Background: an optimization exercise with open tools, aiming at small area. Do not read the settings as production practice. At most, simulation tests tie the RTL to the original design; equivalence was not proved. Not every run is shown, and edits may drop behaviour that the tests do not exercise. For runs 2 and 3, only the layout was checked, not whether the RTL still works. No activity file was given, so power comes from the tool's default toggle rates.

Run 1, routed metal, one color a layer:
Drawn at 4 px/um. Only two layers are drawn.
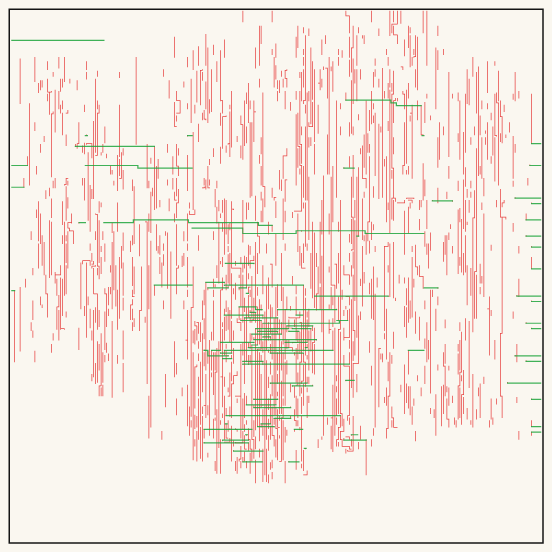
Run 1, clock tree branches:
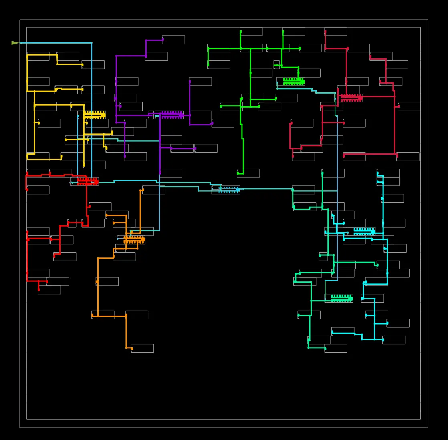
Run 1, layout detail:
Region (80, 80) to (120, 120) um. Cells in gray, sequential cells in the stronger gray; small squares are vias.
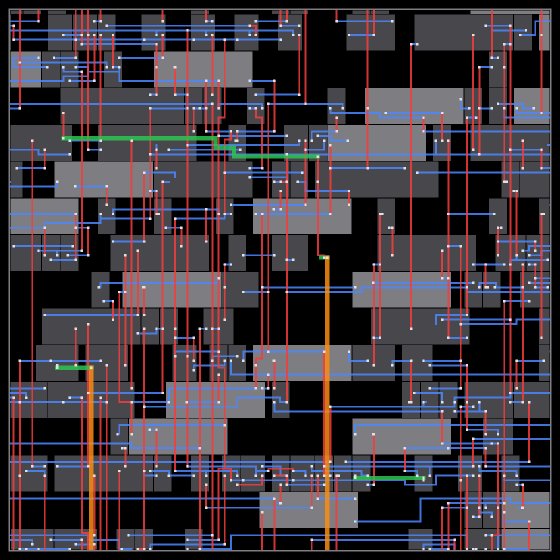
==> flow/design.v <==
module prbsx (
    output     out_data_i ,  
    output     out_data_q ,  
    input      in_enable  ,  
    input      in_reset   ,  
    input      clock         
    );
   reg [9-1:0] data;
   assign out_data_i = data[8];
   assign out_data_q = data[6] ^ data[5];
   always @(posedge clock) begin
      if (in_reset)
        data <= 9'h1AA;
      else if (in_enable)
        data <= {data[7:0], data[8] ^ data[4]};
   end
endmodule
module tx_fcsg (
    output      out_ctrl_valid_8MHz   ,  
    output      out_ctrl_valid_1oTMHz ,  
    input wire  in_reset              ,  
    input wire  clock                    
   );
   reg [4:0] period_counter;
   always @(posedge clock) begin
      if (in_reset)
        period_counter <= 5'd0;
      else
        period_counter <= period_counter + 5'd1;
   end
   assign out_ctrl_valid_8MHz   = (period_counter[1:0] == 2'd1);
   assign out_ctrl_valid_1oTMHz = (period_counter      == 5'd1);
endmodule
module tx_srrc_rom (
    input      [4:0]  addr,    
    output reg [13:0] t_sum,
    output reg [13:0] t_dif
);
   always @(*) begin
      case (addr)
        5'd0 : begin t_sum = 14'h000e; t_dif = 14'h3fe2; end
        5'd1 : begin t_sum = 14'h0fc5; t_dif = 14'h2fc9; end
        5'd2 : begin t_sum = 14'h0025; t_dif = 14'h0051; end
        5'd3 : begin t_sum = 14'h0007; t_dif = 14'h000b; end
        5'd4 : begin t_sum = 14'h0069; t_dif = 14'h3f0f; end
        5'd5 : begin t_sum = 14'h0dc0; t_dif = 14'h2ed6; end
        5'd6 : begin t_sum = 14'h0184; t_dif = 14'h033e; end
        5'd7 : begin t_sum = 14'h003d; t_dif = 14'h0077; end
        5'd8 : begin t_sum = 14'h00a6; t_dif = 14'h3e8c; end
        5'd9 : begin t_sum = 14'h0b86; t_dif = 14'h2f48; end
        5'd10: begin t_sum = 14'h033c; t_dif = 14'h0694; end
        5'd11: begin t_sum = 14'h0075; t_dif = 14'h00eb; end
        5'd12: begin t_sum = 14'h00bf; t_dif = 14'h3e5b; end
        5'd13: begin t_sum = 14'h0933; t_dif = 14'h30f7; end
        5'd14: begin t_sum = 14'h053f; t_dif = 14'h0a01; end
        5'd15: begin t_sum = 14'h00a2; t_dif = 14'h0154; end
        5'd16: begin t_sum = 14'h00b9; t_dif = 14'h3e75; end
        5'd17: begin t_sum = 14'h06e5; t_dif = 14'h339b; end
        5'd18: begin t_sum = 14'h0776; t_dif = 14'h0d20; end
        5'd19: begin t_sum = 14'h00bd; t_dif = 14'h0197; end
        5'd20: begin t_sum = 14'h0098; t_dif = 14'h3ec4; end
        5'd21: begin t_sum = 14'h04b9; t_dif = 14'h36d7; end
        5'd22: begin t_sum = 14'h09c9; t_dif = 14'h0f8f; end
        5'd23: begin t_sum = 14'h00bc; t_dif = 14'h01a0; end
        5'd24: begin t_sum = 14'h0067; t_dif = 14'h3f31; end
        5'd25: begin t_sum = 14'h02c7; t_dif = 14'h3a47; end
        5'd26: begin t_sum = 14'h0c18; t_dif = 14'h10f4; end
        5'd27: begin t_sum = 14'h0099; t_dif = 14'h015b; end
        5'd28: begin t_sum = 14'h0030; t_dif = 14'h3fa6; end
        5'd29: begin t_sum = 14'h0124; t_dif = 14'h3d8a; end
        5'd30: begin t_sum = 14'h0e47; t_dif = 14'h110f; end
        5'd31: begin t_sum = 14'h0055; t_dif = 14'h00c3; end
        default: begin t_sum = 14'h0000; t_dif = 14'h0000; end
      endcase
   end
endmodule
module top_tx_srrc (
    output [13:0] o_data_i,
    output [13:0] o_data_q,
    input         i_prbs_enable,
    input         i_enable_srrc,
    input         i_soft_reset,
    input         clock
    );
   reg prbs_enable;
   reg enable_srrc;
   reg soft_reset;
   always @(posedge clock) begin
      prbs_enable <= i_prbs_enable;
      enable_srrc <= i_enable_srrc;
      soft_reset  <= ~i_soft_reset;
   end
   wire v8, v1;
   wire bit_i, bit_q;
   tx_fcsg u_tx_fcsg (
      .out_ctrl_valid_8MHz   (v8),
      .out_ctrl_valid_1oTMHz (v1),
      .in_reset              (soft_reset),
      .clock                 (clock)
   );
   prbsx u_prbsx (
      .out_data_i (bit_i),
      .out_data_q (bit_q),
      .in_enable  (prbs_enable & v1),
      .in_reset   (soft_reset),
      .clock      (clock)
   );
   reg [2:0] ph;     
   reg [1:0] pcol;   
   reg [1:0] rot;    
   always @(posedge clock) begin
      if (soft_reset) begin
         ph   <= 3'd0;
         pcol <= 2'd0;
         rot  <= 2'd0;
      end
      else if (enable_srrc) begin
         if (v1)
           ph <= 3'd0;
         else if (v8)
           ph <= ph + 3'd1;
         pcol <= v8 ? 2'd0 : pcol + 2'd1;
         rot  <= v1 ? 2'd0 : rot + 2'd1;
      end
   end
   wire [13:0] t_sum, t_dif;
   tx_srrc_rom u_rom (
      .addr  ({ph, pcol}),
      .t_sum (t_sum),
      .t_dif (t_dif)
   );
   tx_srrc_ch u_ch_i (
      .out_srrc (o_data_i),
      .in_srrc  (bit_i),
      .t_sum    (t_sum),
      .t_dif    (t_dif),
      .rot      (rot),
      .in_reset (soft_reset),
      .in_enable(enable_srrc),
      .v8       (v8),
      .v1       (v1),
      .clock    (clock)
   );
   tx_srrc_ch u_ch_q (
      .out_srrc (o_data_q),
      .in_srrc  (bit_q),
      .t_sum    (t_sum),
      .t_dif    (t_dif),
      .rot      (rot),
      .in_reset (soft_reset),
      .in_enable(enable_srrc),
      .v8       (v8),
      .v1       (v1),
      .clock    (clock)
   );
endmodule
module tx_srrc_ch (
    output reg [13:0] out_srrc,
    input             in_srrc,
    input      [13:0] t_sum,
    input      [13:0] t_dif,
    input      [1:0]  rot,
    input             in_reset,
    input             in_enable,
    input             v8,
    input             v1,
    input             clock
    );
   reg [7:0]  shift_inp;   
   reg        drop;        
   reg [20:0] accum;       
   reg b0, b1;
   always @(*) begin
      case (rot)
        2'd0: begin b0 = drop;         b1 = shift_inp[7]; end
        2'd1: begin b0 = shift_inp[6]; b1 = shift_inp[5]; end
        2'd2: begin b0 = shift_inp[4]; b1 = shift_inp[3]; end
        default: begin b0 = shift_inp[2]; b1 = shift_inp[1]; end
      endcase
   end
   wire        sel_dif = in_enable &  (b0 ^ b1);
   wire        sel_sum = in_enable & ~(b0 ^ b1);
   wire        neg     = in_enable & b0;
   wire [13:0] mag     = ({14{sel_dif}} & t_dif) | ({14{sel_sum}} & t_sum);
   wire [13:0] tx      = mag ^ {14{neg}};
   wire [20:0] addend = {{7{tx[13]}}, tx};
   wire [21:0] carry;
   wire [20:0] sum;
   assign carry[0] = neg;
   genvar gi;
   generate
      for (gi = 0; gi < 21; gi = gi + 1) begin : g_add
         assign sum[gi]     = accum[gi] ^ addend[gi] ^ carry[gi];
         assign carry[gi+1] = (accum[gi] & addend[gi]) | (carry[gi] & (accum[gi] ^ addend[gi]));
      end
   endgenerate
   wire pos_sat = ~sum[20] &  (|sum[19:13]);
   wire neg_sat =  sum[20] & ~(&sum[19:13]);
   wire [13:0] sat = pos_sat ? 14'h1fff : neg_sat ? 14'h2000 : sum[13:0];
   wire clr = in_reset | (in_enable & v8);
   always @(posedge clock) begin
      accum <= clr ? 21'd0 : sum;
      if (in_reset) begin
         shift_inp <= 8'd0;
         drop      <= 1'b0;
         out_srrc  <= 14'd0;
      end
      else if (in_enable) begin
         if (v1) begin
            shift_inp <= {shift_inp[6:0], in_srrc};
            drop      <= shift_inp[7];
         end
         if (v8)
           out_srrc <= sat;
      end
   end
endmodule
==> flow/run.sh <==
#!/bin/bash
# synth_recipe.tcl (not shown) runs the flow's synth.tcl, then flattens the netlist and writes it again
# the make line also repeats each setting of config.mk as NAME=value (left out here)
make -C /OpenROAD-flow-scripts/flow DESIGN_CONFIG=/design/flow/config.mk WORK_HOME=/design/flow/orfs CLKGATE_MAP_FILE= SYNTH_SCRIPT=/design/flow/synth_recipe.tcl finish
==> flow/config.mk <==
export PLATFORM = sky130hd
export DESIGN_NAME = top_tx_srrc
export DESIGN_NICKNAME = top_tx_srrc
export VERILOG_FILES = /design/flow/design.v
export SDC_FILE = /design/flow/constraint.sdc
export NUM_CORES = 4
export LEC_CHECK = 0
export ABC_AREA = 1
export CAP_MARGIN = 20
export CORE_MARGIN = 2
export CORE_UTILIZATION = 40
export SLEW_MARGIN = 20
==> flow/constraint.sdc <==
create_clock -name core_clock -period 12.0 [get_ports {clock}]
set_input_delay 2.4000 -clock core_clock [delete_from_list [all_inputs] [get_ports {clock}]]
set_output_delay 2.4000 -clock core_clock [all_outputs]
set_load 0.01 [all_outputs]
==> flow_summary.ini, run 1 <==
[run_status]
run_status = finished clean

[clock_tree]
clock_path_buffers = 2
cts_resized = 0
cts_setup_buffers = 0
path_clk_slew_ns = 0.07
cts_tree = done
clock_latency_ns = 0.36

[cells_and_area]
seq_cell_count = 112
multi_input_area_um2 = 3800
nClkBuffers = 9
area_share_clock_buf_inv_pct = 3.51
fin_util_pct = 45.0
antennaDiodeCount = 0
layout-drive-gt1-share_pct = 5.43

[drt]
drc_errors = 0
top_layer_used = met4

[logic_synthesis]
synthTopCellsByArea = dfxtp_1, fa_1, nand2_1
ys_ff_latch = 112
synth_compound_area_share_pct = 13.1
yosysMostFrequentCell = nand2_1
synth-xor-area-share_pct = 4.08
synth_edf_count = 0
synth_fa_ha_area_share_pct = 16.3
netlist_top_cells_count = nand2_1, dfxtp_1, nor2_1
synthFlopType = dfxtp_1
synthSimpleGateAreaFrac_pct = 23.5
syn_inst = 889
yosysTopAreaCell = dfxtp_1

[grt]
grt_pass1_wl_um = 25900
grt_use_total_pct = 18.0
grt_util_met2_pct = 28.5
grt.met1_usage_pct = 24.4

[sta]
skew_ns = 0.00851
fmax_mhz = 92.7
period_needed_ns = 10.78
setup_viol = 0

[floorplanning]
design.die.area_um2 = 17700
dieHeight_um = 133

[setup_path]
path_buf_inv = 5
crit_fanout = 13
critical_path.top_delay_family = adder cells
worstPathRequired_ns = 12.29

[job]
drv_cap = 0

[placement]
place_ws_ns = 1.25

[power_and_ir_drop]
power_frac_clock_pct = 23.9
power_clock_uw = 275
finalPower_uw = 1150
p_int_uw = 731
p_sw_share_pct = 36.5
p_leak_uw = 0.00330
About 'routed metal, one color a layer':
- met3: green (wire length 712 um)
- met2: red (wire length 6,820 um)
WL/cell: 13.5 um
via count: 5,563
final wirelength: 15,100 um

About 'clock tree branches':
Clock Root Buffer: clkbuf_16
# clock sinks: 112
Max H-tree Level: 3

About 'layout detail':
- met3: green
- met2: red
- met1: blue
- met4: orange
- cells with their middle in the window: 112
- netlist names of flops here include: u_ch_i.accum (6), u_ch_i.out_srrc (4), u_ch_q.accum (3)
- most frequent: nand2_1 (21), inv_1 (19)
- sequential cells in the window: 13

run 1: state kept, by name, indices dropped and copies added, names as in the netlist, 2 cells and up:
signal	count
u_tx_fcsg.period_counter	5
u_prbsx.data	9
pcol	2
ph	3
u_ch_i.shift_inp	8
u_ch_q.accum	21
u_ch_i.accum	21
u_ch_q.shift_inp	8
rot	2
u_ch_i.out_srrc	14
u_ch_q.out_srrc	14
run 1: worst paths after layout:
| check | slack (ns) | endpoint | cells after the start | from |
|---|---|---|---|---|
| hold / removal | 0.45 | u_ch_i.out_srrc[12]$_SDFFE_PP0P_ | 2 | u_ch_i.out_srrc[12]$_SDFFE_PP0P_ |
| hold reg to reg | 0.45 | u_ch_i.out_srrc[12]$_SDFFE_PP0P_ | 2 | u_ch_i.out_srrc[12]$_SDFFE_PP0P_ |
| setup / recovery | 1.22 | u_ch_i.out_srrc[0]$_SDFFE_PP0P_ | 36 | pcol[0]$_SDFFE_PP0P_ |
| setup reg to reg | 1.22 | u_ch_i.out_srrc[0]$_SDFFE_PP0P_ | 36 | pcol[0]$_SDFFE_PP0P_ |
Run 1, the metal 2 layer:
Drawn at 6 px/um.
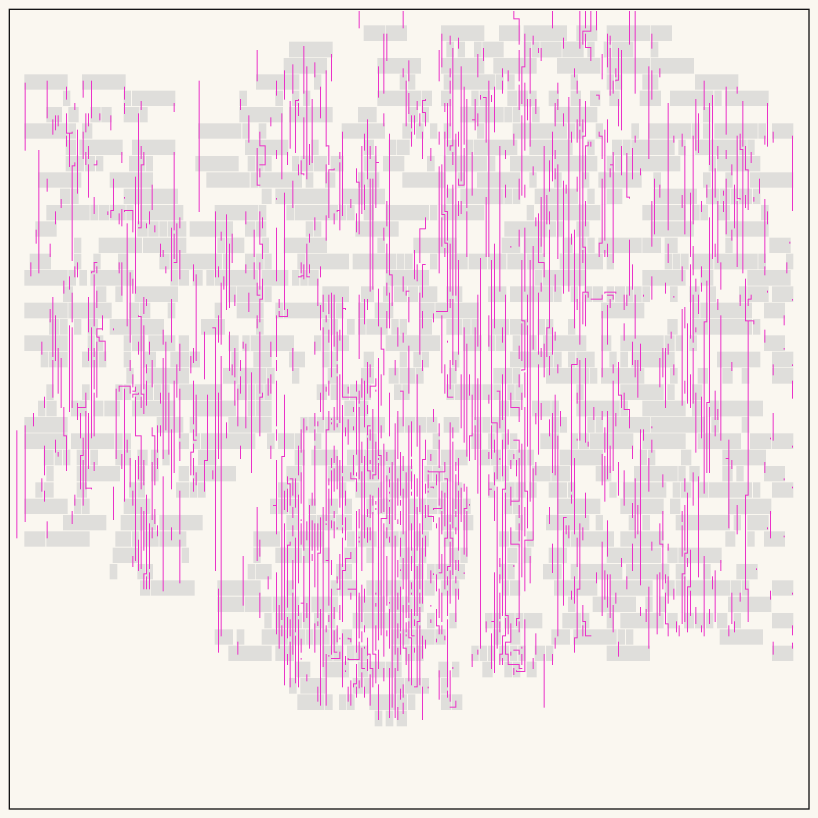

==> run 1 -> run 2 <==
--- a/flow/design.v
+++ b/flow/design.v
@@ -169,5 +169,5 @@
    reg [7:0]  shift_inp;   
    reg        drop;        
-   reg [20:0] accum;       
+   reg [20:0] accum;
    reg b0, b1;
    always @(*) begin
@@ -179,29 +179,15 @@
       endcase
    end
-   wire        sel_dif = in_enable &  (b0 ^ b1);
-   wire        sel_sum = in_enable & ~(b0 ^ b1);
-   wire        neg     = in_enable & b0;
-   wire [13:0] mag     = ({14{sel_dif}} & t_dif) | ({14{sel_sum}} & t_sum);
-   wire [13:0] tx      = mag ^ {14{neg}};
-   wire [20:0] addend = {{7{tx[13]}}, tx};
-   wire [21:0] carry;
-   wire [20:0] sum;
-   assign carry[0] = neg;
-   genvar gi;
-   generate
-      for (gi = 0; gi < 21; gi = gi + 1) begin : g_add
-         assign sum[gi]     = accum[gi] ^ addend[gi] ^ carry[gi];
-         assign carry[gi+1] = (accum[gi] & addend[gi]) | (carry[gi] & (accum[gi] ^ addend[gi]));
-      end
-   endgenerate
+   wire [13:0] mag  = (b0 ^ b1) ? t_dif : t_sum;
+   wire [13:0] tx   = mag ^ {14{b0}};
+   wire [20:0] sum  = accum + {{7{tx[13]}}, tx} + {20'd0, b0};
    wire pos_sat = ~sum[20] &  (|sum[19:13]);
    wire neg_sat =  sum[20] & ~(&sum[19:13]);
    wire [13:0] sat = pos_sat ? 14'h1fff : neg_sat ? 14'h2000 : sum[13:0];
-   wire clr = in_reset | (in_enable & v8);
-   always @(posedge clock) begin
-      accum <= clr ? 21'd0 : sum;
+   always @(posedge clock) begin
       if (in_reset) begin
          shift_inp <= 8'd0;
          drop      <= 1'b0;
+         accum     <= 21'd0;
          out_srrc  <= 14'd0;
       end
@@ -211,4 +197,5 @@
             drop      <= shift_inp[7];
          end
+         accum <= v8 ? 21'd0 : sum;
          if (v8)
            out_srrc <= sat;
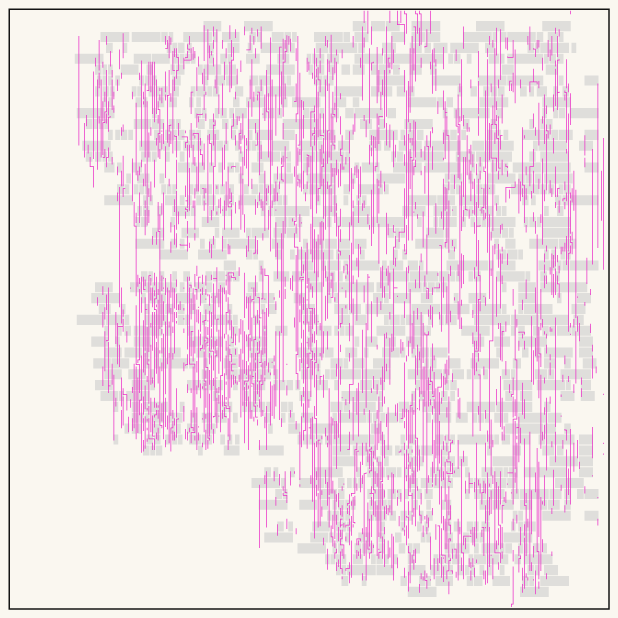
Run 2: the metal 2 layer
Drawn at 4 px/um.
- share of all routed wire: 43%
- wire length on this layer: 9,930 um

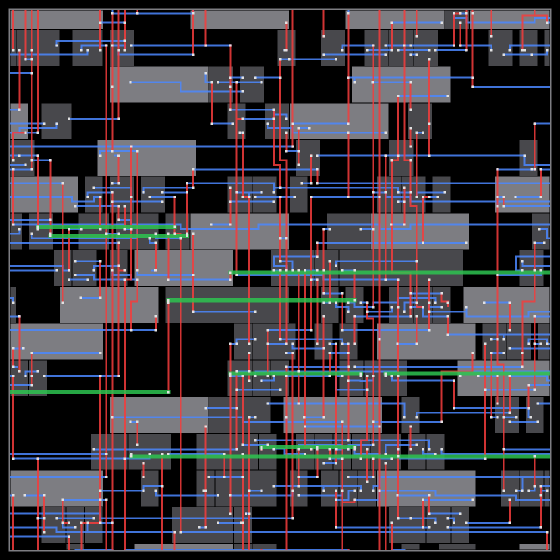
Run 2: layout detail
Region (92, 92) to (132, 132) um. Cells in gray, sequential cells in the stronger gray; small squares are vias.
- met1: blue
- met2: red
- met3: green
- netlist names of flops here include: u_ch_q.shift_inp (8), u_ch_q.out_srrc (4), u_ch_i.shift_inp (3)
- most frequent: dfxtp_1 (22), nand2_1 (21), o21ai_0 (18)
- sequential cells in the window: 22
- cells with their middle in the window: 117

==> run 2 against run 1 <==
  * Non-clock buffer count did not move
  * Critical endpoint is now u_ch_q.out_srrc[2]$_SDFFE_PP0P_
  * Sequential share of layout area fell by 6.2 points
  * Fmax rose by 110%
  * Flip-flop and latch count did not move
  * Still clean
  * Worst hold slack improved by 0.0097 ns
  * Count of clock-buffer cells in the layout did not move
  * Global-route usage rose by 3.2 points
  * Clock power rose by 19%
  * Worst setup slack improved by 5.6 ns
  * Via count rose by 46%
  * Synthesized cell count rose by 43%
  * Largest cell class unchanged
==> flow_summary.ini, run 2 <==
[logic_synthesis]
ys_ff_latch = 112
synth_fa_ha_area_share_pct = 10.1
synthSimpleGateAreaFrac_pct = 27.7
synth_edf_count = 0
synth_compound_area_share_pct = 21.0
netlist_top_cells_count = nand2_1, a21oi_1, inv_1
yosysTopAreaCell = dfxtp_1
syn_inst = 1268
synthTopCellsByArea = dfxtp_1, nand2_1, ha_1
ys_warn_count = 5
synthFlopType = dfxtp_1
muxShareOfSynthArea_pct = 0.251
synth-xor-area-share_pct = 6.31

[setup_path]
r2r_start = rot[0]$_SDFFE_PP0P_
reg2reg_setup_slack_ns = 6.81
r2r-end = u_ch_q.out_srrc[2]$_SDFFE_PP0P_
r2r_cells = 24
crit_start = rot[0]$_SDFFE_PP0P_
endpoint = u_ch_q.out_srrc[2]$_SDFFE_PP0P_
worstPathRequired_ns = 12.22

[clock_tree]
clock_path_buffers = 2
cts_tree = done
cts_resized = 0
clock_latency_ns = 0.37
cts_setup_buffers = 0
htreeDepth = 3
path_clk_slew_ns = 0.09
clkSinkCount = 112
cts-root-buf = clkbuf_16

[cells_and_area]
fin_util_pct = 44.5
multi_input_area_um2 = 5550
inv_count = 120
area_share_clock_buf_inv_pct = 3.43
top_regs = u_ch_i.accum x21, u_ch_q.accum x21
layout-drive-gt1-share_pct = 9.11
nClkBuffers = 9
antennaDiodeCount = 0

[drt]
drc_errors = 0
vias = 8142
wirelength_um = 23100

[hold_path]
min_to = u_ch_q.shift_inp[4]$_SDFFE_PP0P_
holdPathStages = 2
worstHoldStart = u_ch_q.shift_inp[3]$_SDFFE_PP0P_

[sta]
fmax_mhz = 193
slew_violations = 0
period_needed_ns = 5.19
setup_viol = 0

[floorplanning]
dieHeight_um = 150
design.die.area_um2 = 22400
die_w_um = 150

[run_status]
run_status = finished clean

[power_and_ir_drop]
p_sw_share_pct = 45.9
power_frac_clock_pct = 21.3
finalPower_uw = 1540
p_int_uw = 831
p_leak_uw = 0.00416

[placement]
place_ws_ns = 6.54

[job]
drv_cap = 0

[grt]
grt_use_total_pct = 21.2
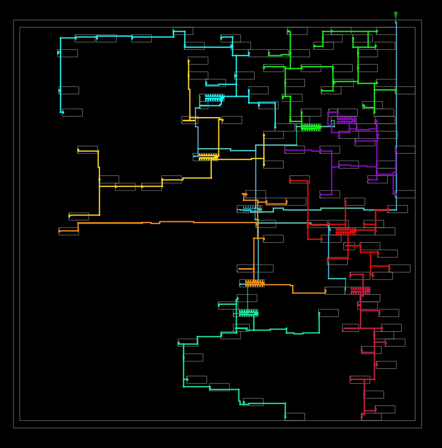
Run 2: clock tree branches
CTS buffer count: 9
seq_cells: 112

-- run 2: cell count changes in the layout (fill, tap and decap cells not counted), sizes merged, moves of 17 or more --
cell	previous run	this run
ha	26	65
a21oi	45	148
fa	38	2
o21ai	66	119
xor2	30	49
nand2	203	367
inv	108	125
-- run 2: worst max-delay path: cells and delay by family, from the launching register on --
kind	cells	cell delay [ns]
buffers and inverters	3	0.48
XOR/XNOR	2	0.85
AO/OA/AOI/OAI	4	1.19
AND/OR/NAND/NOR	13	1.39
adder cells (fa/ha/maj)	2	0.75
flip-flops	1	0.38
-- run 2: power by group through the flow --
stage	registers, uW	clock network (uW)	logic (uW)
after floorplan	448	0	574
after global placement	450	0	756
after detailed placement	451	0	755
after CTS	442	334	759
after global routing	448	350	857
final	443	328	766
-- run 2: cell families after synthesis --
group                      Yosys count
AOI/OAI and AO/OA                  314
xor gates and xnor gates            61
adders and majority gates           67
buffers and inverters              171
DFF                                112
muxes                                2
and+or+nand+nor                    541
-- run 2: routing by layer --
metal	share of wire, %	routed length (um)	global-route usage, %
met5	0	0	0
met4	1.6	362	5.43
met3	5.4	1240	2.71
met2	43	9930	32.5
met1	50	11600	31.2
Run 2, clock wires, drivers and flops:
Drawn at 3 px/um.
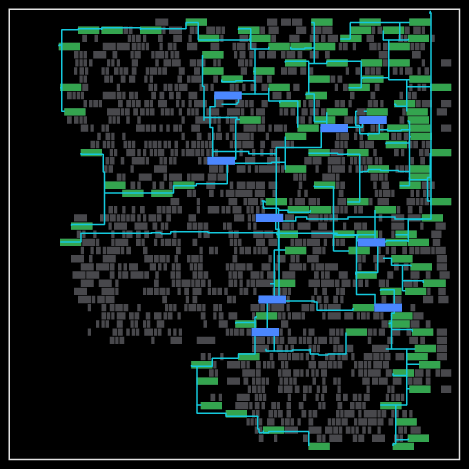

## Run 3: files that changed since run 2, shown whole
==> flow/design.v <==
module prbsx
  #(
    parameter NB_PRBS         = 9         ,  
    parameter PRBS_LOW_ORDER  = 5  ,  
    parameter PRBS_HIGH_ORDER = 9 ,  
    parameter PRBS_SEED       = 9'h1AA        
	)
    (
    output    out_data  ,  
    input     in_enable ,  
    input     in_reset  ,  
    input     clock        
     );
   reg [NB_PRBS - 1 : 0] data;   
   assign                out_data = data[NB_PRBS-1];
   always @(posedge clock) begin:rnum
	  if(in_reset)
	    data <= PRBS_SEED;
      else 
        if(in_enable)
	      data <= {data[NB_PRBS-2 -: NB_PRBS-1], data[PRBS_HIGH_ORDER-1] ^ data[PRBS_LOW_ORDER-1]};
        else
          data <= data;
   end
endmodule  
module tx_fcsg
  #(
    parameter NB_PERIOD_COUNTER     = 10     ,  
    parameter LOG2_8MHZ             = 2             ,  
    parameter LOG2_1oTMHZ_QPSK      = 5         
    )
	(
    output reg  out_ctrl_valid_8MHz   ,  
    output reg  out_ctrl_valid_1oTMHz ,  
    input wire  in_reset              ,  
    input wire  clock                    
   );
   (* USE_DSP48="YES" *)
   reg [NB_PERIOD_COUNTER             - 1 : 0] period_counter     ;  
   wire [NB_PERIOD_COUNTER            - 1 : 0] limit_counter      ;  
   assign limit_counter = {{NB_PERIOD_COUNTER-LOG2_1oTMHZ_QPSK{1'b0}},{LOG2_1oTMHZ_QPSK{1'b1}}};
   always@(posedge clock) begin: countReg
      if(in_reset) begin
         period_counter <= {NB_PERIOD_COUNTER{1'b0}};
      end
      else begin
         if(period_counter == limit_counter)
             period_counter <= {NB_PERIOD_COUNTER{1'b0}};
         else
           period_counter <= period_counter + {{NB_PERIOD_COUNTER-1{1'b0}},{1'b1}};
        end
   end  
   always@(posedge clock) begin:OutModel
	  if(in_reset) begin
         out_ctrl_valid_8MHz          <= 1'b0;
         out_ctrl_valid_1oTMHz        <= 1'b0;
	  end
	  else begin
         out_ctrl_valid_8MHz   <= (period_counter[LOG2_8MHZ-1:0]  == {LOG2_8MHZ{1'b0}})  ? 1'b1 : 1'b0; 
         out_ctrl_valid_1oTMHz <= (period_counter[LOG2_1oTMHZ_QPSK-1:0] == {LOG2_1oTMHZ_QPSK{1'b0}})      ? 1'b1 : 1'b0;
      end
   end  
endmodule
module tx_srrc
  #(
    parameter NUM_COEF           = 512        ,  
    parameter DATA_BUFFER_LEN    = 8 ,  
    parameter NB_COEF            = 14         ,  
    parameter NBF_COEF           = 12        ,  
    parameter NB_OUT_SRRC        = 14          ,  
    parameter NBF_OUT_SRRC       = 12            
    )
    (
    output [NB_OUT_SRRC - 1 : 0]    out_srrc                ,  
    input                           in_srrc                 ,  
    input                           in_reset                ,  
    input                           in_enable               ,  
    input                           ctrl_valid_8MHz         ,  
    input                           ctrl_valid_1oTMHz       ,  
    input                           clock                      
     );
   localparam N_PARALLEL	    = 2                               ;  
   localparam NB_ROW			    = 6                               ;  
   localparam NB_COL			    = 3                               ;  
   localparam ROW_COEFF			 = NUM_COEF/DATA_BUFFER_LEN        ;  
   localparam NB_ACCUM_PROD    = NB_COEF + (DATA_BUFFER_LEN-1)   ;  
   localparam NBF_ACCUM_PROD   = NBF_COEF                        ;  
   localparam NBI_ACCUM_PROD   = NB_ACCUM_PROD - NBF_ACCUM_PROD  ;  
   localparam NBI_COEF         = NB_COEF - NBF_COEF              ;  
   localparam NBI_OUT_SRRC     = NB_OUT_SRRC - NBF_OUT_SRRC      ;  
   reg [DATA_BUFFER_LEN               - 1 : 0] 	 shift_inp_srrc		                   ;  
   reg [DATA_BUFFER_LEN               - 1 : 0] 	 shift_samp                             ;  
   wire                                          shift_samp_rew[N_PARALLEL - 1 : 0]     ;  
   wire [NUM_COEF*NB_COEF             - 1 : 0] 	 coeff_vec                              ;  
   wire [(DATA_BUFFER_LEN*NB_COEF)    - 1 : 0] 	 shift_coef[ROW_COEFF      - 1 : 0]     ;  
   wire signed [NB_ACCUM_PROD         - 1 : 0] 	 prod_sam_coef[N_PARALLEL  - 1 : 0]     ;  
   wire signed [NB_ACCUM_PROD         - 1 : 0] 	 accum_prod[N_PARALLEL     - 1 : 0]     ;  
   reg signed [NB_ACCUM_PROD          - 1 : 0] 	 r_accum_prod[N_PARALLEL   - 1 : 0]     ;  
   reg signed [NB_ACCUM_PROD          - 1 : 0] 	 r_srrc                                 ;  
   reg signed [NB_ACCUM_PROD          - 1 : 0] 	 r_srrc_tmp                             ;  
   wire                                          pos_sat                                ;  
   wire                                          neg_sat                                ;  
   reg [NB_ROW                        - 1 : 0] 	 ptr_row                                ;  
   reg [NB_COL                        - 1 : 0] 	 ptr_col                                ;  
   wire [NB_ROW                       - 1 : 0] 	 step                                   ;  
   integer                                       ptr_sum				                      ;  
assign coeff_vec = {
         {14'd8192},
           {14'd0},
           {14'd8192},
           {14'd0},
           {14'd4096},
           {14'd8192},
           {14'd0},
           {14'd8192},
           {14'd16382},
           {14'd9},
           {14'd16362},
           {14'd59},
           {14'd4094},
           {14'd16327},
           {14'd22},
           {14'd16376},
           {14'd16379},
           {14'd18},
           {14'd16338},
           {14'd121},
           {14'd4089},
           {14'd16271},
           {14'd43},
           {14'd16367},
           {14'd16376},
           {14'd28},
           {14'd16315},
           {14'd185},
           {14'd4080},
           {14'd16218},
           {14'd64},
           {14'd16359},
           {14'd16373},
           {14'd38},
           {14'd16290},
           {14'd251},
           {14'd4068},
           {14'd16167},
           {14'd84},
           {14'd16351},
           {14'd16369},
           {14'd48},
           {14'd16265},
           {14'd319},
           {14'd4052},
           {14'd16118},
           {14'd103},
           {14'd16343},
           {14'd16366},
           {14'd58},
           {14'd16240},
           {14'd389},
           {14'd4034},
           {14'd16072},
           {14'd122},
           {14'd16336},
           {14'd16363},
           {14'd69},
           {14'd16215},
           {14'd461},
           {14'd4011},
           {14'd16028},
           {14'd140},
           {14'd16329},
           {14'd16359},
           {14'd79},
           {14'd16189},
           {14'd534},
           {14'd3986},
           {14'd15986},
           {14'd157},
           {14'd16322},
           {14'd16355},
           {14'd90},
           {14'd16163},
           {14'd609},
           {14'd3957},
           {14'd15947},
           {14'd173},
           {14'd16316},
           {14'd16352},
           {14'd101},
           {14'd16137},
           {14'd685},
           {14'd3925},
           {14'd15910},
           {14'd188},
           {14'd16310},
           {14'd16348},
           {14'd112},
           {14'd16111},
           {14'd763},
           {14'd3890},
           {14'd15876},
           {14'd202},
           {14'd16305},
           {14'd16344},
           {14'd122},
           {14'd16085},
           {14'd842},
           {14'd3851},
           {14'd15844},
           {14'd216},
           {14'd16300},
           {14'd16340},
           {14'd133},
           {14'd16059},
           {14'd923},
           {14'd3810},
           {14'd15814},
           {14'd228},
           {14'd16295},
           {14'd16336},
           {14'd144},
           {14'd16033},
           {14'd1005},
           {14'd3765},
           {14'd15787},
           {14'd240},
           {14'd16291},
           {14'd16332},
           {14'd155},
           {14'd16007},
           {14'd1088},
           {14'd3718},
           {14'd15762},
           {14'd250},
           {14'd16287},
           {14'd16329},
           {14'd165},
           {14'd15981},
           {14'd1172},
           {14'd3668},
           {14'd15739},
           {14'd260},
           {14'd16284},
           {14'd16325},
           {14'd176},
           {14'd15956},
           {14'd1256},
           {14'd3615},
           {14'd15719},
           {14'd269},
           {14'd16281},
           {14'd16321},
           {14'd186},
           {14'd15931},
           {14'd1342},
           {14'd3559},
           {14'd15701},
           {14'd276},
           {14'd16278},
           {14'd16317},
           {14'd196},
           {14'd15907},
           {14'd1428},
           {14'd3501},
           {14'd15686},
           {14'd283},
           {14'd16276},
           {14'd16313},
           {14'd206},
           {14'd15883},
           {14'd1515},
           {14'd3440},
           {14'd15672},
           {14'd289},
           {14'd16274},
           {14'd16309},
           {14'd216},
           {14'd15860},
           {14'd1602},
           {14'd3377},
           {14'd15661},
           {14'd294},
           {14'd16272},
           {14'd16306},
           {14'd225},
           {14'd15838},
           {14'd1689},
           {14'd3311},
           {14'd15652},
           {14'd298},
           {14'd16271},
           {14'd16302},
           {14'd234},
           {14'd15816},
           {14'd1777},
           {14'd3244},
           {14'd15645},
           {14'd302},
           {14'd16270},
           {14'd16299},
           {14'd243},
           {14'd15795},
           {14'd1864},
           {14'd3174},
           {14'd15640},
           {14'd304},
           {14'd16269},
           {14'd16295},
           {14'd251},
           {14'd15775},
           {14'd1952},
           {14'd3102},
           {14'd15637},
           {14'd306},
           {14'd16269},
           {14'd16292},
           {14'd259},
           {14'd15756},
           {14'd2039},
           {14'd3028},
           {14'd15636},
           {14'd306},
           {14'd16269},
           {14'd16289},
           {14'd266},
           {14'd15739},
           {14'd2126},
           {14'd2953},
           {14'd15637},
           {14'd306},
           {14'd16270},
           {14'd16286},
           {14'd273},
           {14'd15722},
           {14'd2213},
           {14'd2876},
           {14'd15640},
           {14'd305},
           {14'd16271},
           {14'd16284},
           {14'd279},
           {14'd15707},
           {14'd2299},
           {14'd2797},
           {14'd15645},
           {14'd304},
           {14'd16272},
           {14'd16281},
           {14'd285},
           {14'd15693},
           {14'd2384},
           {14'd2717},
           {14'd15651},
           {14'd301},
           {14'd16273},
           {14'd16279},
           {14'd290},
           {14'd15680},
           {14'd2469},
           {14'd2635},
           {14'd15659},
           {14'd298},
           {14'd16275},
           {14'd16277},
           {14'd295},
           {14'd15669},
           {14'd2553},
           {14'd2553},
           {14'd15669},
           {14'd295},
           {14'd16277},
           {14'd16275},
           {14'd298},
           {14'd15659},
           {14'd2635},
           {14'd2469},
           {14'd15680},
           {14'd290},
           {14'd16279},
           {14'd16273},
           {14'd301},
           {14'd15651},
           {14'd2717},
           {14'd2384},
           {14'd15693},
           {14'd285},
           {14'd16281},
           {14'd16272},
           {14'd304},
           {14'd15645},
           {14'd2797},
           {14'd2299},
           {14'd15707},
           {14'd279},
           {14'd16284},
           {14'd16271},
           {14'd305},
           {14'd15640},
           {14'd2876},
           {14'd2213},
           {14'd15722},
           {14'd273},
           {14'd16286},
           {14'd16270},
           {14'd306},
           {14'd15637},
           {14'd2953},
           {14'd2126},
           {14'd15739},
           {14'd266},
           {14'd16289},
           {14'd16269},
           {14'd306},
           {14'd15636},
           {14'd3028},
           {14'd2039},
           {14'd15756},
           {14'd259},
           {14'd16292},
           {14'd16269},
           {14'd306},
           {14'd15637},
           {14'd3102},
           {14'd1952},
           {14'd15775},
           {14'd251},
           {14'd16295},
           {14'd16269},
           {14'd304},
           {14'd15640},
           {14'd3174},
           {14'd1864},
           {14'd15795},
           {14'd243},
           {14'd16299},
           {14'd16270},
           {14'd302},
           {14'd15645},
           {14'd3244},
           {14'd1777},
           {14'd15816},
           {14'd234},
           {14'd16302},
           {14'd16271},
           {14'd298},
           {14'd15652},
           {14'd3311},
           {14'd1689},
           {14'd15838},
           {14'd225},
           {14'd16306},
           {14'd16272},
           {14'd294},
           {14'd15661},
           {14'd3377},
           {14'd1602},
           {14'd15860},
           {14'd216},
           {14'd16309},
           {14'd16274},
           {14'd289},
           {14'd15672},
           {14'd3440},
           {14'd1515},
           {14'd15883},
           {14'd206},
           {14'd16313},
           {14'd16276},
           {14'd283},
           {14'd15686},
           {14'd3501},
           {14'd1428},
           {14'd15907},
           {14'd196},
           {14'd16317},
           {14'd16278},
           {14'd276},
           {14'd15701},
           {14'd3559},
           {14'd1342},
           {14'd15931},
           {14'd186},
           {14'd16321},
           {14'd16281},
           {14'd269},
           {14'd15719},
           {14'd3615},
           {14'd1256},
           {14'd15956},
           {14'd176},
           {14'd16325},
           {14'd16284},
           {14'd260},
           {14'd15739},
           {14'd3668},
           {14'd1172},
           {14'd15981},
           {14'd165},
           {14'd16329},
           {14'd16287},
           {14'd250},
           {14'd15762},
           {14'd3718},
           {14'd1088},
           {14'd16007},
           {14'd155},
           {14'd16332},
           {14'd16291},
           {14'd240},
           {14'd15787},
           {14'd3765},
           {14'd1005},
           {14'd16033},
           {14'd144},
           {14'd16336},
           {14'd16295},
           {14'd228},
           {14'd15814},
           {14'd3810},
           {14'd923},
           {14'd16059},
           {14'd133},
           {14'd16340},
           {14'd16300},
           {14'd216},
           {14'd15844},
           {14'd3851},
           {14'd842},
           {14'd16085},
           {14'd122},
           {14'd16344},
           {14'd16305},
           {14'd202},
           {14'd15876},
           {14'd3890},
           {14'd763},
           {14'd16111},
           {14'd112},
           {14'd16348},
           {14'd16310},
           {14'd188},
           {14'd15910},
           {14'd3925},
           {14'd685},
           {14'd16137},
           {14'd101},
           {14'd16352},
           {14'd16316},
           {14'd173},
           {14'd15947},
           {14'd3957},
           {14'd609},
           {14'd16163},
           {14'd90},
           {14'd16355},
           {14'd16322},
           {14'd157},
           {14'd15986},
           {14'd3986},
           {14'd534},
           {14'd16189},
           {14'd79},
           {14'd16359},
           {14'd16329},
           {14'd140},
           {14'd16028},
           {14'd4011},
           {14'd461},
           {14'd16215},
           {14'd69},
           {14'd16363},
           {14'd16336},
           {14'd122},
           {14'd16072},
           {14'd4034},
           {14'd389},
           {14'd16240},
           {14'd58},
           {14'd16366},
           {14'd16343},
           {14'd103},
           {14'd16118},
           {14'd4052},
           {14'd319},
           {14'd16265},
           {14'd48},
           {14'd16369},
           {14'd16351},
           {14'd84},
           {14'd16167},
           {14'd4068},
           {14'd251},
           {14'd16290},
           {14'd38},
           {14'd16373},
           {14'd16359},
           {14'd64},
           {14'd16218},
           {14'd4080},
           {14'd185},
           {14'd16315},
           {14'd28},
           {14'd16376},
           {14'd16367},
           {14'd43},
           {14'd16271},
           {14'd4089},
           {14'd121},
           {14'd16338},
           {14'd18},
           {14'd16379},
           {14'd16376},
           {14'd22},
           {14'd16327},
           {14'd4094},
           {14'd59},
           {14'd16362},
           {14'd9},
           {14'd16382}
           };
   generate
      genvar                ptr_row_c; 
      genvar                ptr_col_c; 
      for(ptr_row_c=0;ptr_row_c<ROW_COEFF;ptr_row_c=ptr_row_c+1) begin:gen_matrix_row
	     for(ptr_col_c=0;ptr_col_c<DATA_BUFFER_LEN;ptr_col_c=ptr_col_c+1) begin:gen_matrix_col
            assign shift_coef[ptr_row_c][(ptr_col_c+1)*NB_COEF-1 -: NB_COEF] = coeff_vec[(((ptr_row_c*DATA_BUFFER_LEN)+(ptr_col_c+1))*NB_COEF)-1 -: NB_COEF];
	     end
      end
   endgenerate
   always@(posedge clock) begin: shiftModel
      if(in_reset) begin
         shift_inp_srrc <= {DATA_BUFFER_LEN{1'b0}};
         shift_samp     <= {DATA_BUFFER_LEN{1'b0}};
      end
      else if(in_enable) begin
         if(ctrl_valid_1oTMHz==1'b1) begin
            shift_inp_srrc <= {{shift_inp_srrc[(DATA_BUFFER_LEN-1)-1 -: DATA_BUFFER_LEN-1]},in_srrc};   
	        shift_samp     <= shift_inp_srrc;
	     end
	     else begin
	        shift_inp_srrc <= shift_inp_srrc;
	        shift_samp     <= {{shift_samp[(DATA_BUFFER_LEN-N_PARALLEL)-1 -: (DATA_BUFFER_LEN-N_PARALLEL)]},
			                   {shift_samp[DATA_BUFFER_LEN-1 -: N_PARALLEL]}};
         end
      end  
      else begin
	     shift_inp_srrc <= shift_inp_srrc;
	     shift_samp     <= shift_samp;
      end  
   end  
   generate
      genvar          ptr_parallel;
      for(ptr_parallel=0; ptr_parallel<N_PARALLEL; ptr_parallel=ptr_parallel+1) begin:gen_regs
	     always@(posedge clock) begin
	        if(in_reset) begin
       	       r_accum_prod[ptr_parallel]   <= {NB_ACCUM_PROD{1'b0}}   ;
	        end
	        else begin
               if(in_enable) begin
		          if(ctrl_valid_8MHz==1'b1) begin
		             r_accum_prod[ptr_parallel]   <= {NB_ACCUM_PROD{1'b0}}   ;
		          end
		          else begin
		             r_accum_prod[ptr_parallel]   <=  accum_prod[ptr_parallel]   ;
		          end
               end  
	        end  
	     end  
      end  
   endgenerate
   always@(posedge clock) begin:ptrModels     
      if(in_reset) begin
         r_srrc         <= {NB_ACCUM_PROD{1'b0}}   ;
      end
      else begin
         if(in_enable) begin
	        if(ctrl_valid_8MHz==1'b1) begin
	           r_srrc        <= r_srrc_tmp;
	        end
	        else begin
	           r_srrc        <= r_srrc                              ;
	        end
         end  
         else begin
            r_srrc        <= r_srrc;
         end  
      end  
      if(in_reset) begin
         ptr_row       <= {NB_ROW{1'b0}};
         ptr_col       <= {NB_COL{1'b0}};
      end
      else if(in_enable) begin
	     if(ctrl_valid_1oTMHz==1'b1) begin
            ptr_row       <= {NB_ROW{1'b0}};
         end
         else if(ctrl_valid_8MHz==1'b1) begin
            ptr_row       <= ptr_row + step;
	     end
	     else begin
	        ptr_row       <= ptr_row;
         end
	     if(ctrl_valid_8MHz==1'b1) begin
	        ptr_col       <= {NB_COL{1'b0}}                ;
	     end
	     else begin
	        ptr_col       <= ptr_col + {{NB_COL-1{1'b0}},{1'b1}} ;
	     end
      end  
      else begin
         ptr_row       <= ptr_row;
         ptr_col       <= ptr_col;
      end  
   end  
   assign step  = {6'b01000};
   generate
      genvar ptr_parall;
      for(ptr_parall=0; ptr_parall<N_PARALLEL; ptr_parall=ptr_parall+1) begin:gen_prod_0_
         wire [NB_COL - 1 : 0] col_idx = N_PARALLEL*ptr_col+ptr_parall;
         assign prod_sam_coef[ptr_parall]  = {{NBI_ACCUM_PROD-NBI_COEF{shift_coef[ptr_row][((DATA_BUFFER_LEN-col_idx)*NB_COEF)-1]}},
					                          shift_coef[ptr_row][((DATA_BUFFER_LEN-col_idx)*NB_COEF)-1 -: NB_COEF]};
	      assign shift_samp_rew[ptr_parall] = shift_samp[DATA_BUFFER_LEN-ptr_parall-1];
         assign accum_prod[ptr_parall] = (shift_samp_rew[ptr_parall]) ? 
 					                     r_accum_prod[ptr_parall] - prod_sam_coef[ptr_parall] :
					                     r_accum_prod[ptr_parall] + prod_sam_coef[ptr_parall] ;
      end   
   endgenerate
   always@(*) begin
      r_srrc_tmp = {NB_ACCUM_PROD{1'b0}};
      for(ptr_sum=0; ptr_sum<N_PARALLEL; ptr_sum=ptr_sum+1) begin:gen_sum
	     r_srrc_tmp = r_srrc_tmp + accum_prod[ptr_sum];
      end
   end
   assign pos_sat   = (~r_srrc[NB_ACCUM_PROD-1]) &   (|r_srrc[NB_ACCUM_PROD-2 -: NBI_ACCUM_PROD-NBI_OUT_SRRC]);
   assign neg_sat   = ( r_srrc[NB_ACCUM_PROD-1]) & (~(&r_srrc[NB_ACCUM_PROD-2 -: NBI_ACCUM_PROD-NBI_OUT_SRRC]));
   assign out_srrc  = (pos_sat)?{{1'b0},{NB_OUT_SRRC-1{1'b1}}} :
		              (neg_sat)?{{1'b1},{NB_OUT_SRRC-1{1'b0}}} :
		              r_srrc[NBI_OUT_SRRC+NBF_ACCUM_PROD-1 -: NB_OUT_SRRC];
endmodule  
module top_tx_srrc #(
                     parameter NB_PRBS                 = 9,                   
                     parameter PRBS_LOW_ORDER          = 5,            
                     parameter PRBS_HIGH_ORDER         = 9,           
                     parameter PRBS_SEED_I             = 9'h1AA,              
                     parameter PRBS_SEED_Q             = 9'h1FE,              
                     parameter SRRC_TX_NUM_COEF        = 512,          
                     parameter SRRC_TX_DATA_BUFFER_LEN = 8,   
                     parameter NB_SRRC_TX_COEF         = 14,           
                     parameter NBF_SRRC_TX_COEF        = 12,          
                     parameter NB_SRRC_TX_OUT          = 14,            
                     parameter NBF_SRRC_TX_OUT         = 12            
                     )(
                      output [NB_SRRC_TX_OUT - 1 : 0]      o_data_i,                     
                      output [NB_SRRC_TX_OUT - 1 : 0]      o_data_q,                     
                      input                                i_prbs_enable,                
                      input                                i_enable_srrc,                
                      input                                i_soft_reset,                 
                      input                                clock                         
                   );
   wire                              fcsg_ctrl_valid_8MHz;        
   wire                              fcsg_ctrl_valid_1oTMHz;      
   wire                              prbsi_data;                  
   wire                              prbsq_data;                  
   reg                               prbs_enable;                 
   reg                               enable_srrc;                 
   reg                               soft_reset;                  
   always@(posedge clock) begin: regInput
      prbs_enable            <= i_prbs_enable;
      enable_srrc            <= i_enable_srrc;
      soft_reset             <= ~i_soft_reset;
   end
   prbsx #(
           .NB_PRBS         (NB_PRBS        ),
           .PRBS_LOW_ORDER  (PRBS_LOW_ORDER ),
           .PRBS_HIGH_ORDER (PRBS_HIGH_ORDER),
           .PRBS_SEED       (PRBS_SEED_I    )
	         )
   u_prbsx_ber_I(
                 .out_data  (prbsi_data                          ),
                 .in_enable (prbs_enable & fcsg_ctrl_valid_1oTMHz),
                 .in_reset  (soft_reset                          ),
                 .clock     (clock                               )
                 );
   prbsx #(
           .NB_PRBS         (NB_PRBS        ),
           .PRBS_LOW_ORDER  (PRBS_LOW_ORDER ),
           .PRBS_HIGH_ORDER (PRBS_HIGH_ORDER),
           .PRBS_SEED       (PRBS_SEED_Q    )
	         )
   u_prbsx_ber_Q(
                 .out_data  (prbsq_data                          ),
                 .in_enable (prbs_enable & fcsg_ctrl_valid_1oTMHz),
                 .in_reset  (soft_reset                          ),
                 .clock     (clock                               )
                 );
   tx_srrc #(
             .NUM_COEF                     (SRRC_TX_NUM_COEF                  ),
             .DATA_BUFFER_LEN              (SRRC_TX_DATA_BUFFER_LEN           ),
             .NB_COEF                      (NB_SRRC_TX_COEF                   ),
             .NBF_COEF                     (NBF_SRRC_TX_COEF                  ),
             .NB_OUT_SRRC                  (NB_SRRC_TX_OUT                    ),
             .NBF_OUT_SRRC                 (NBF_SRRC_TX_OUT                   )
             )
   u_tx_srrc_I(
               .out_srrc                  (o_data_i                          ),
               .in_srrc                   (prbsi_data                        ),
               .in_reset                  (soft_reset                        ),
               .in_enable                 (enable_srrc                       ),
               .ctrl_valid_8MHz           (fcsg_ctrl_valid_8MHz              ),
               .ctrl_valid_1oTMHz         (fcsg_ctrl_valid_1oTMHz            ),
               .clock                     (clock                             )
               );
   tx_srrc #(
             .NUM_COEF                     (SRRC_TX_NUM_COEF                  ),
             .DATA_BUFFER_LEN              (SRRC_TX_DATA_BUFFER_LEN           ),
             .NB_COEF                      (NB_SRRC_TX_COEF                   ),
             .NBF_COEF                     (NBF_SRRC_TX_COEF                  ),
             .NB_OUT_SRRC                  (NB_SRRC_TX_OUT                    ),
             .NBF_OUT_SRRC                 (NBF_SRRC_TX_OUT                   )
             )
   u_tx_srrc_Q(
               .out_srrc                  (o_data_q                          ),
               .in_srrc                   (prbsq_data                        ),
               .in_reset                  (soft_reset                        ),
               .in_enable                 (enable_srrc                       ),
               .ctrl_valid_8MHz           (fcsg_ctrl_valid_8MHz              ),
               .ctrl_valid_1oTMHz         (fcsg_ctrl_valid_1oTMHz            ),
               .clock                     (clock                             )
               );
   tx_fcsg
     u_tx_fcsg(
               .out_ctrl_valid_8MHz     (fcsg_ctrl_valid_8MHz  ),
               .out_ctrl_valid_1oTMHz   (fcsg_ctrl_valid_1oTMHz),
               .in_reset                (soft_reset            ),
               .clock                   (clock                 )
               );
endmodule  
==> flow/config.mk <==
export PLATFORM = sky130hd
export DESIGN_NAME = top_tx_srrc
export DESIGN_NICKNAME = top_tx_srrc
export VERILOG_FILES = /design/flow/design.v
export SDC_FILE = /design/flow/constraint.sdc
export NUM_CORES = 4
export LEC_CHECK = 0
export CAP_MARGIN = 20
export CORE_MARGIN = 2
export CORE_UTILIZATION = 40
export SLEW_MARGIN = 20
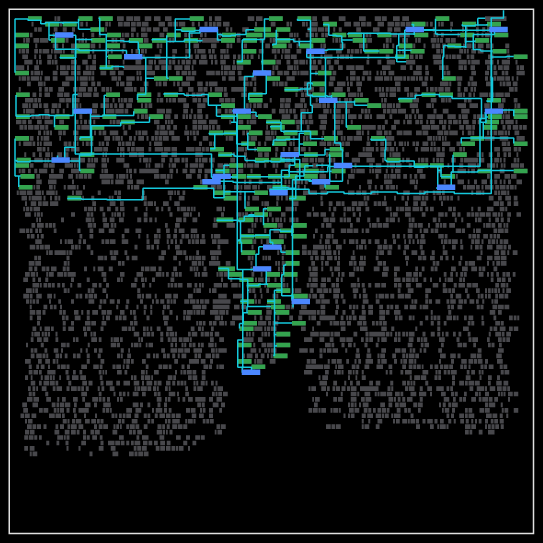
Run 3: clock wires, drivers and flops
Drawn at 2 px/um.
- flip-flops: green (count 201)
- cells driving clock nets: blue (count 23)
- clock wires: cyan (length 3,310 um)
- routed clock nets: 24
clk pwr: 755 uW
Clock Power Share: 9.6%
Worst-Skew Late Latency: 0.54 ns

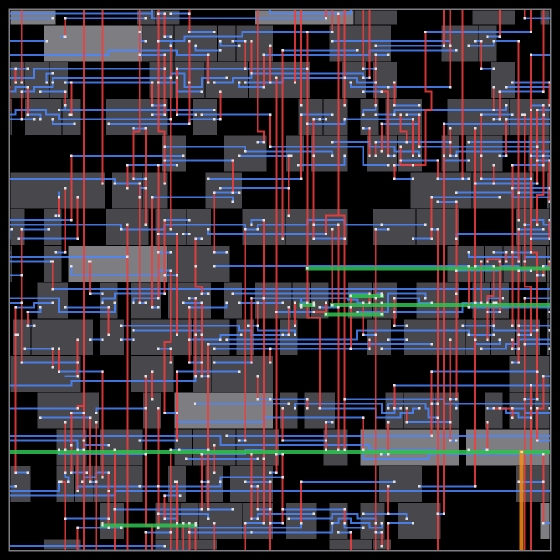
Run 3: layout detail
Region (176, 176) to (216, 216) um. Cells in gray, sequential cells in the stronger gray; small squares are vias.
- met4: orange
- met3: green
- met1: blue
- met2: red
- sequential cells in the window: 5
- cells with their middle in the window: 126
- netlist names of flops here include: u_tx_srrc_Q.r_accum_prod (5)
- most frequent: nor2_1 (15), ha_1 (14), a21oi_1 (13)

==> run 3 against run 2 <==
  * Still clean on timing, DRC and antenna
  * Cell count grew to 2.9 times the previous value
  * Design area grew to 3.0 times the previous value
  * Largest power group unchanged
  * Synthesized cell count grew to 3.1 times the previous value
==> flow_summary.ini, run 3 <==
[run_status]
run_status = finished clean

[floorplanning]
design.die.area_um2 = 68300
die_w_um = 261
dieHeight_um = 261

[setup_path]
r2r-end = u_tx_srrc_I.r_srrc[20]$_SDFFE_PP0P_
worstSetupPathDepth = 31
path_buf_inv = 3
crit_start = u_tx_srrc_I.ptr_col[0]$_SDFFE_PP0P_
worstPathRequired_ns = 12.42
r2r_start = u_tx_srrc_I.ptr_col[0]$_SDFFE_PP0P_
crit_fanout = 40
critical_path.top_delay_family = compound AO/OA/AOI/OAI gates
endpoint = u_tx_srrc_I.r_srrc[20]$_SDFFE_PP0P_
r2r_cells = 31

[drt]
drc_errors = 0
wl_per_cell_um = 25.4
wirelength_um = 116000
vias = 31100

[logic_synthesis]
synthTopCellsByArea = dfxtp_1, a21oi_1, ha_1
synth_edf_count = 0
netlist_top_cells_count = a21oi_1, nor2_1, nand2_1
ys_warn_count = 6
synthFlopType = dfxtp_1
yosysMostFrequentCell = a21oi_1
muxShareOfSynthArea_pct = 1.46
ys_ff_latch = 201
synth_compound_area_share_pct = 37.2
synth-xor-area-share_pct = 6.77

[grt]
grt_use_total_pct = 32.5
grt_pass1_wl_um = 175000

[hold_path]
min_to = u_tx_srrc_Q.r_srrc[4]$_SDFFE_PP0P_
holdPathStages = 2
worstHoldStart = u_tx_srrc_Q.r_srrc[4]$_SDFFE_PP0P_

[clock_tree]
cts-root-buf = clkbuf_16
clock_path_buffers = 3
cts_setup_buffers = 0
cts_resized = 0
path_clk_slew_ns = 0.06

[sta]
skew_ns = 0.0156
period_needed_ns = 9.43
fmax_mhz = 106
setup_viol = 0

[job]
drv_cap = 0

[cells_and_area]
top_regs = u_tx_srrc_I.r_accum_prod x42, u_tx_srrc_Q.r_accum_prod x42

[power_and_ir_drop]
p_leak_uw = 0.0102
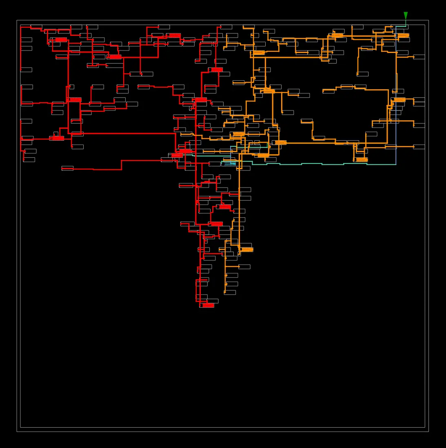
Run 3: clock tree branches
# clock sinks: 201
Max H-tree Level: 1
CTS buffer count: 23
seq_cells: 201

run 3: through the flow:
step	worst slack, ns	hold slack [ns]	power, uW	cell area [um^2]	utilization [%]
6_report	2.57	0.454	7900	27700	42.2
5_1_grt	1.92	0.473	8590	27700	42.2
3_3_place_gp	2.96	0.443	7010	26900	40.9
2_1_floorplan	3.58	0.430	5380	26500	-
4_1_cts	2.90	0.455	7820	27700	42.1
3_5_place_dp	2.98	0.446	7010	26900	40.9
run 3: power by group:
group / internal, uW / switching (uW) / total (uW)
Combinational: 2620 / 3590 / 6210
Clock: 437 / 318 / 755
Sequential: 822 / 114 / 936
run 3: cell type report:
| type | instances | share of cell area, % |
|---|---|---|
| Multi-Input combinational cell | 3246 | 73.6 |
| Antenna cell | 1 | 0.00904 |
| Tap cell | 864 | 3.91 |
| Sequential cell | 201 | 14.6 |
| Inverter | 88 | 1.19 |
| Clock buffer | 30 | 2.40 |
| Clock inverter | 12 | 0.511 |
| Timing Repair Buffer | 126 | 3.73 |
run 3: metal layers:
metal	GRT usage (%)	wire length, um	up-vias
met4	19.6	8430	2
li1	-	-	14000
met2	48.2	47700	2176
met5	0	13	-
met3	8.69	14200	628
met1	42.1	45700	14300

what the ideal ports hide:
No port has a modelled driver above. Below, the same layouts with a new extraction and two added sets of constraints. Step 1 assumes that a clkbuf_16 drives the clock port and a buf_2 every other input. Step 2 times the ports against the registers' clock, not the clock port: input delays grow and output delays shrink by t, the midpoint of the rising clock arrivals with the driver on. Slacks: ideal / step 1 / step 2; pairs: ideal / step 1.
run	t (ns)	setup slack, ns	pins driven straight from the clock port
run 1	0.395	1.216 / 1.216 / 1.216	1
run 2	0.406	6.809 / 6.809 / 6.809	1
run 3	0.594	2.568 / 2.568 / 2.568	1
After both steps every run listed still meets setup and hold.
